Source: an optimization exercise on an open RTL-to-GDS flow (aim: small area and a short achievable clock period). Production flows keep margins and buffers that such runs may drop. RTL that was checked went through simulation tests only; none was proved equivalent to the original. The series may have gaps, and a smaller design here may also do less where the tests do not look. Function not checked in run 2: the RTL went through the layout flow alone.

## flow/design.v in outline (module list and top-level ports)
// module mul32_top: 20 lines
// module parallel_multiplier: 15 lines
// module booth_mul32: 3760 lines
// module mul_benc: 4 lines
// module mul_bsel: 3 lines
// module mul_bsel0: 3 lines
// module mul_bseln: 3 lines
// module mul_fa: 4 lines
// module mul_ha: 4 lines
// module mul_fa1: 4 lines
// module mul_inv: 3 lines
// module mul_xor: 3 lines
// module mul_xnor: 3 lines
// module mul_pgp: 4 lines
// module mul_gp: 3 lines
// module mul_pgn: 4 lines
// module mul_gn: 3 lines
module mul32_top (
    input  wire               clk,
    input  wire signed [31:0] a,
    input  wire signed [31:0] b,
    output reg  signed [63:0] product
);
  // ...
==> flow/run.sh <==
#!/bin/bash
# synth_recipe.tcl (not shown) runs the flow's synth.tcl, then flattens the netlist and writes it again
# the make line also repeats each setting of config.mk as NAME=value (left out here)
make -C /OpenROAD-flow-scripts/flow DESIGN_CONFIG=/design/flow/config.mk WORK_HOME=/design/flow/orfs CLKGATE_MAP_FILE= SYNTH_SCRIPT=/design/flow/synth_recipe.tcl finish
==> flow/config.mk <==
export PLATFORM = sky130hd
export DESIGN_NAME = mul32_top
export DESIGN_NICKNAME = mul32_top
export VERILOG_FILES = /design/flow/design.v
export SDC_FILE = /design/flow/constraint.sdc
export NUM_CORES = 4
export LEC_CHECK = 0
export CAP_MARGIN = 20
export CORE_MARGIN = 2
export CORE_UTILIZATION = 40
export SETUP_SLACK_MARGIN = 2.5
export SLEW_MARGIN = 20
export SYNTH_HIERARCHICAL = 1
==> flow/constraint.sdc <==
create_clock -name core_clock -period 8.0 [get_ports {clk}]
set_input_delay 1.6000 -clock core_clock [delete_from_list [all_inputs] [get_ports {clk}]]
set_output_delay 1.6000 -clock core_clock [all_outputs]
set_load 0.01 [all_outputs]
**Run 1: met1 routing**

Drawn at 2 px/um. Supply wires on this layer in gray.
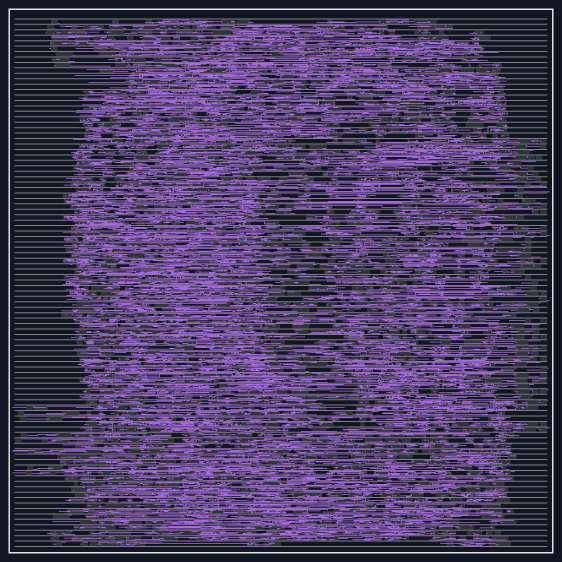
3316 nets have wire on it. The longest straight run is 91.5 um. The layer carries 47.0 mm of wire. The wires run mostly horizontal. The layer holds 41% of the routed length.

**Run 1: metal 2**

Drawn at 1.5 px/um.
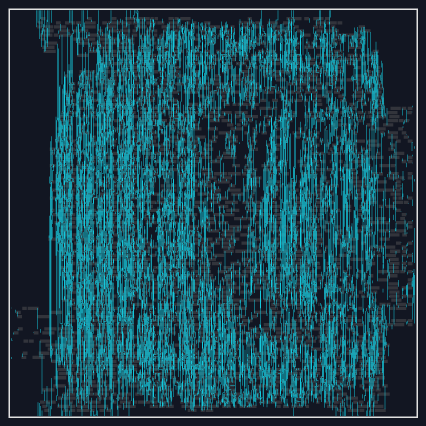
The wires run mostly vertical. The layer holds 47% of the routed length. The longest straight run is 115 um. The layer carries 53.0 mm of wire. 3279 nets have wire on it.

**Run 1: met3 routing**

Drawn at 2 px/um.
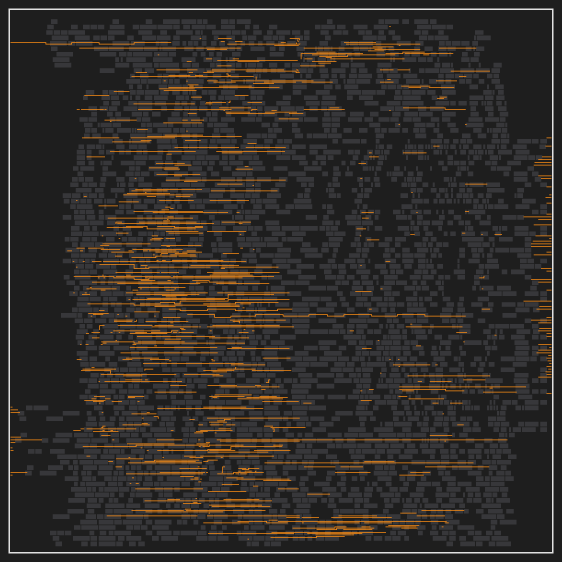
418 nets have wire on it. The wires run mostly horizontal.

==> summary.md, run 1 <==
| Metric | Value |
|---|---|
| Crit Path Max Fanout | 6 |
| Design area | 0.0395 mm2 |
| Status | no timing/DRC/antenna violations |
| Initial antenna violation count | 0 |
| Number of buffers created by CTS | 17 |
| Post-Synth XOR/XNOR Area | a little under a fifth |
| CTS Sinks | 128 |
| Multi-input gate area | about 0.03 mm2 |
| Die area | 0.0734 mm2 |
| Distinct cells, synth | 16 |
| Cell Chain, Critical Path | buf_12 > buf_16 > o22ai_4 > buf_6 > buf_12 > a22oi_2 > xnor2_2 > fa_2 > fa_1 > fa_2 > fa_2 > fa_1 > fa_2 > fa_1 > ha_4 > nand2_4 > nor2_4 > nand2_4 > nor2_4 > nand2_1 > o21ai_2 > xor2_2 |
| Final worst slack | about 2.0 ns |
| Post-route ant nets | 0 |
| Synth top area cells | fa_1 29%, a22oi_2 22%, xnor2_1 16% |
| Initial DRC count | 1844 |
| Routability cong. | 0.927 |
| Post-layout util | a little under three fifths |
| TritonCTS clock tree | done |
| Clock buffer depth | 2 |
| Area share of the largest cell type after synthesis | 29.5% |
| Inserted Diodes | 0 |
| Largest delay share family, worst path | adder cells |
| Detailed-route via count | 23803 |
| FF/Latch Area | ~0.0027 mm2 |
| DR DRC count | 0 |
| Hold_buf cts | 0 |
| DR vias/cell | 5.96 |
| Largest register FFs | 64 |
| Synth Area in Compound Gates | 32.3% |
| Most frequent cells in the layout | 512 x a22oi_2, 464 x xnor2_1, 316 x fa_1 |
| Mux cell area share after synthesis | 0% |
| Global route total overflow | 0 |
| Dpl cell area | between 0.03 and 0.04 mm2 |
| Setup Skew | 0.0231 ns |
| H-Tree Depth | 4 |
| IO buf count | 128 |
| Area grow syn2layout | 38.4% |
| Number of flops mapped to enable cells by yosys | 0 |
| Initial core utilization | 40.6% |
| Cell Area, Synth | 0.0285 mm2 |
| Max_cap viols | 0 |
| Setup WS pre-CTS | 0.955 ns |
| Average size of a mapped cell | 11.4 um2 |
| FP Rows | 97 |
| Nets | between 3000 and 4000 |
| Synth warn | 7 |
| Die height | 271 um |
| Worst slew margin | 42.6% |
| Total Wirelength | 114000 um |
| CP required | ~8.4 ns |
| Slew Limit Fails | 0 |
| Buf+Inv Stages, Crit Path | 4 |
| Largest family of logic cells by synthesized area | adder cells |
| Synth Instances | 2508 |
| Cell taking the most area after synthesis | fa_1 |
| Largest net degree at the start of global routing | 36 |
| Share of post-route cells with drive strength above 1 | 56.3% |
| Vias in the first global route | 25741 |
run 1: cell type report:
cell class,instances,share of cell area [%]
multi-input combinational,2300,74.1
inverter,85,0.808
clock inverter,10,0.311
tap,940,2.98
timing repair buffer,507,13.6
sequential,128,6.96
clock buffer,21,1.22
run 1: per-layer routing:
| layer | vias up | global-route usage (%) | share of wire [%] |
|---|---|---|---|
| met1 | 12438 | 40.7 | 41 |
| met5 | - | 0 | 0 |
| li1 | 10043 | - | - |
| met4 | 0 | 13.2 | 4.8 |
| met2 | 1067 | 49.1 | 47 |
| met3 | 255 | 4.98 | 7.3 |
run 1: logic make-up (layout without fill, tap and decap cells):
group | count (synthesis) | count (layout)
AOI/OAI and AO/OA | 843 | 843
xor gates and xnor gates | 607 | 607
adders and majority gates | 541 | 541
buffers and inverters | 86 | 623
DFF | 128 | 128
other | 2 | 8
and+or+nand+nor | 301 | 301
run 1: worst min-delay path, cell delays in order (launching register included):
cell	delay [ns]
dfxtp_4	0.40
buf_4	0.22
ha_1	0.15
**Run 1: clock wiring as the flow saved it**

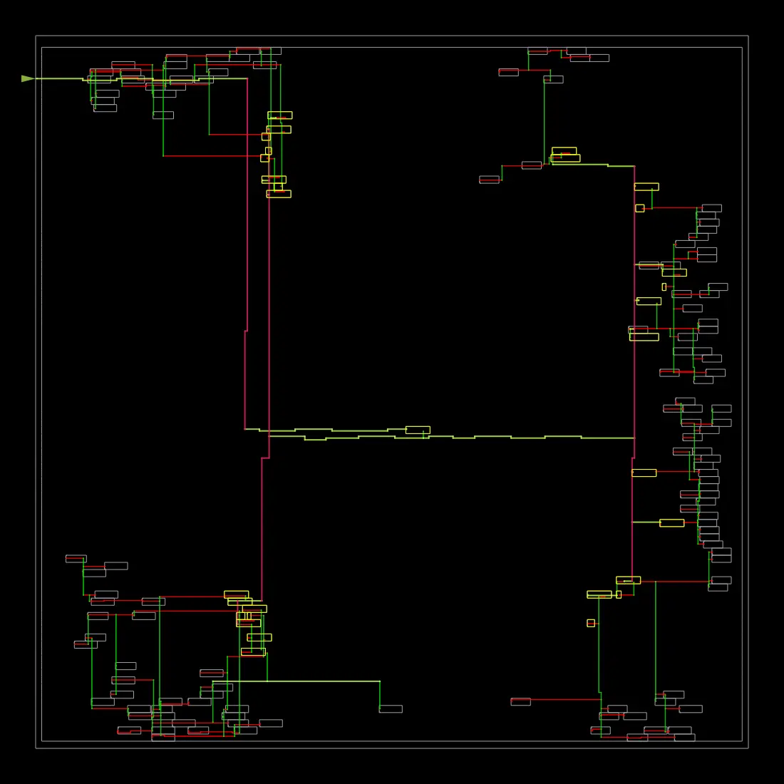

--- run 2 (changed files replaced; the others as in run 1) ---
==> flow/design.v <==
module mul32_top (
    input  wire               clk,
    input  wire signed [31:0] a,
    input  wire signed [31:0] b,
    output reg  signed [63:0] product
);
    reg signed [31:0] a_r;
    reg signed [31:0] b_r;
    wire signed [63:0] p;
    parallel_multiplier #(.WIDTH(32)) u_mul (
        .a(a_r),
        .b(b_r),
        .product(p)
    );
    always @(posedge clk) begin
        a_r     <= a;
        b_r     <= b;
        product <= p;
    end
endmodule

module parallel_multiplier #(
    parameter WIDTH = 8
) (
    input signed [WIDTH-1:0] a,
    input signed [WIDTH-1:0] b,
    output signed [2*WIDTH-1:0] product
);
    wire [WIDTH*2*WIDTH-1:0] partial_products;
    partial_product_generator #(.WIDTH(WIDTH)) pp_gen (
        .a(a),
        .b(b),
        .partial_products(partial_products)
    );
    adder_tree #(.WIDTH(WIDTH)) adder_tree_inst (
        .partial_products(partial_products),
        .sum(product)
    );
endmodule
module partial_product_generator #(
    parameter WIDTH = 8
) (
    input signed [WIDTH-1:0] a,
    input signed [WIDTH-1:0] b,
    output [WIDTH*2*WIDTH-1:0] partial_products
);
    wire signed [2*WIDTH-1:0] a_extended;
    assign a_extended = {{WIDTH{a[WIDTH-1]}}, a};
    genvar i;
    generate
        for (i = 0; i < WIDTH-1; i = i + 1) begin: gen_pp
            assign partial_products[i*2*WIDTH +: 2*WIDTH] = b[i] ? (a_extended << i) : {2*WIDTH{1'b0}};
        end
        assign partial_products[(WIDTH-1)*2*WIDTH +: 2*WIDTH] = b[WIDTH-1] ? (-(a_extended << (WIDTH-1))) : {2*WIDTH{1'b0}};
    endgenerate
endmodule
module adder_tree #(
    parameter WIDTH = 8,
    parameter STAGES = $clog2(WIDTH)
) (
    input [WIDTH*2*WIDTH-1:0] partial_products,
    output signed [2*WIDTH-1:0] sum
);
    wire [(STAGES+1)*WIDTH*2*WIDTH-1:0] stage_data;
    genvar stage, i;
    generate
        assign stage_data[0 +: WIDTH*2*WIDTH] = partial_products;
        for (stage = 1; stage <= STAGES; stage = stage + 1) begin: gen_stage
            localparam integer NUM_INPUTS = WIDTH >> (stage - 1);
            localparam integer NUM_OUTPUTS = (NUM_INPUTS + 1) >> 1;
            for (i = 0; i < WIDTH; i = i + 1) begin: gen_node
                if (i < NUM_OUTPUTS) begin: gen_out
                    if (i*2 + 1 < NUM_INPUTS) begin: gen_pair
                        assign stage_data[(stage*WIDTH+i)*2*WIDTH +: 2*WIDTH] =
                            stage_data[((stage-1)*WIDTH+i*2)*2*WIDTH +: 2*WIDTH] +
                            stage_data[((stage-1)*WIDTH+i*2+1)*2*WIDTH +: 2*WIDTH];
                    end else begin: gen_pass
                        assign stage_data[(stage*WIDTH+i)*2*WIDTH +: 2*WIDTH] =
                            stage_data[((stage-1)*WIDTH+i*2)*2*WIDTH +: 2*WIDTH];
                    end
                end else begin: gen_zero
                    assign stage_data[(stage*WIDTH+i)*2*WIDTH +: 2*WIDTH] = {2*WIDTH{1'b0}};
                end
            end
        end
    endgenerate
    assign sum = stage_data[STAGES*WIDTH*2*WIDTH +: 2*WIDTH];
endmodule
==> flow/config.mk <==
export PLATFORM = sky130hd
export DESIGN_NAME = mul32_top
export DESIGN_NICKNAME = mul32_top
export VERILOG_FILES = /design/flow/design.v
export SDC_FILE = /design/flow/constraint.sdc
export NUM_CORES = 4
export LEC_CHECK = 0
export CAP_MARGIN = 20
export CORE_MARGIN = 2
export CORE_UTILIZATION = 40
export SLEW_MARGIN = 20
**Run 2: clock wiring as the flow saved it**

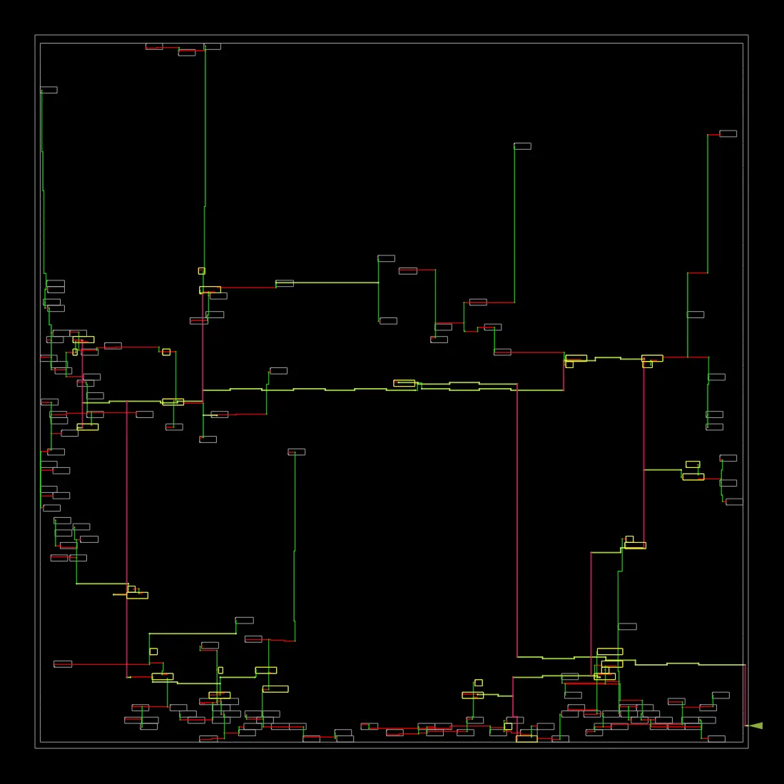
clkbuf count: 17
Setup Skew: 0.0239 ns

==> run 2 against run 1 <==
Still clean on timing, DRC and antenna; critical endpoint is now product[50]; non-clock buffer count is 204 lower; count of clock-buffer cells in the layout shrank 4; hold slack improved by 0.060 ns; clock skew grew 0.00074 ns; worst setup slack worse by 1.8 ns.
==> summary.md, run 2 <==
| Metric | Value |
|---|---|
| Cell Chain, Critical Path | buf_4 > buf_4 > nand2_1 > fa_1 > inv_1 > fa_1 > inv_1 > fa_1 > fa_1 > fa_1 > inv_1 > fa_1 > ha_1 > ha_1 > ha_1 > o21ai_0 > a21oi_1 > nand4_1 > a31o_2 > a211oi_1 > buf_4 > o21ai_1 > and4_1 > or3_1 |
| Detailed-route via count | 26840 (+13%) |
| Most used routing layer in global routing | met2 |
| Global route total overflow | 0 (unchanged) |
| Initial core utilization | 40.4% (-0.20 points) |
| Multi-input gate area | 0.0305 mm2 (+4.3%) |
| Top layer in use | met5 |
| Met1 usage | 29.5% (-11 points) |
| Setup WS pre-CTS | -0.0280 ns (-0.983 ns) |
| Final worst slack | 0.234 ns (-1.75 ns) |
| Synth Area in Compound Gates | 3.37% (-29 points) |
| Status | no timing/DRC/antenna violations |
| Initial DRC count | 1551 (-16%) |
| Synth warn | 1 (-6) |
| Number of flops mapped to enable cells by yosys | 0 (unchanged) |
| Distinct cells, synth | 55 (+39) |
| WL met1 | 42100 um (-10%) |
| TritonCTS clock tree | done |
| Largest net degree at the start of global routing | 39 (+8.3%) |
| Post-route ant nets | 0 (unchanged) |
| Most frequent cells in the layout | 1045 x fa_1, 1006 x inv_1, 771 x nand2_1 |
| Initial antenna violation count | 6 (+6) |
| Number of buffers created by CTS | 17 (unchanged) |
| Grt met2 use | 38.6% (-10 points) |
| Share of post-route cells with drive strength above 1 | 5.85% (-50 points) |
| FP Rows | 112 (+15%) |
| H-Tree Depth | 4 (unchanged) |
**Run 2: met3 routing**

Drawn at 2 px/um.
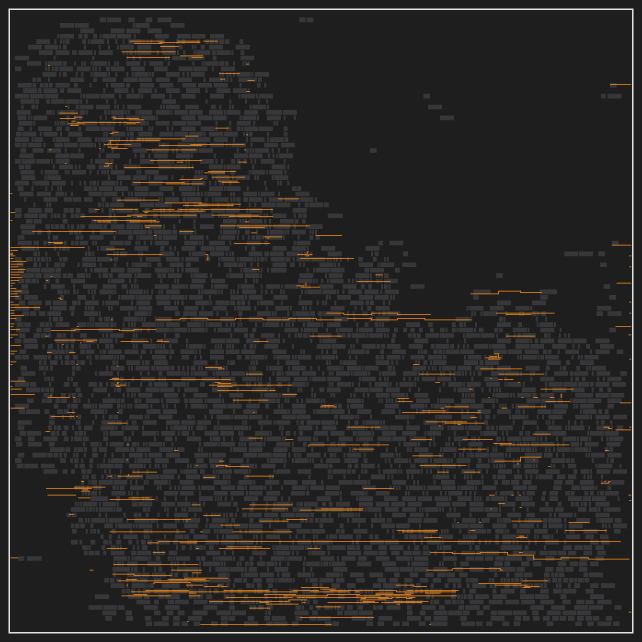
The layer carries 4860 um of wire. The layer holds 4.8% of the routed length. The wires run mostly horizontal. The longest straight run is 231 um.

[run 2: cell type report]
| cell class | count | area share (%) |
|---|---|---|
| Clock buffer | 17 | 1.02 |
| Clock inverter | 15 | 0.418 |
| Inverter | 1006 | 9.01 |
| Multi-Input combinational cell | 2704 | 72.8 |
| Antenna cell | 1 | 0.00597 |
| Sequential cell | 128 | 6.16 |
| Tap cell | 1254 | 3.75 |
| Timing Repair Buffer | 303 | 6.83 |
[run 2: critical path, delay by kind of cell, from the launching register on]
kind | cells | cell delay [ns]
buffers and inverters | 6 | 0.90
AOI/OAI and AO/OA | 5 | 1.37
adders and majority gates | 9 | 3.92
DFF | 1 | 0.54
and+or+nand+nor | 4 | 0.89
[run 2: stage by stage]
stage | util (%) | area [um2] | hold WS (ns)
after global routing | 44.9 | 41900 | 0.905
after CTS | 44.8 | 41800 | 0.847
after global placement | 44.1 | 41200 | 0.812
after floorplan | - | 37700 | 0.487
after detailed placement | 44.1 | 41200 | 0.823
final | 44.9 | 41900 | 0.868
[run 2: what timing repair did]
item                                    in CTS  in global routing
buffers inserted                             0                  0
resized for setup                            2                 46
gates cloned                                 0                  0
endpoints found under the setup margin       2                 19

what the ideal ports hide:
In the flow no input, the clock included, has a driving cell. The finished layouts below were timed again as built, in two steps.
Step 1 assumes that a clkbuf_16 drives the clock port and a buf_2 every other input.
Step 2, shift: input delay + t, output delay - t, t = (earliest + latest rising clock arrival at the registers) / 2. This alone moves slack from input paths to output paths.
a / b / c = ideal / step 1 / step 2; a / b = the first two.
run	t (ns)	setup WS [ns]	hold slack, ns	clock arrival spread, ns	pins driven straight from the clock port
run 1	0.548	1.988 / 1.988 / 1.988	0.808 / 0.808 / 0.808	0.024 / 0.023	1
run 2	0.584	0.234 / 0.234 / 0.234	0.868 / 0.868 / 0.868	0.028 / 0.028	1
After both steps setup and hold are still met in every run listed.
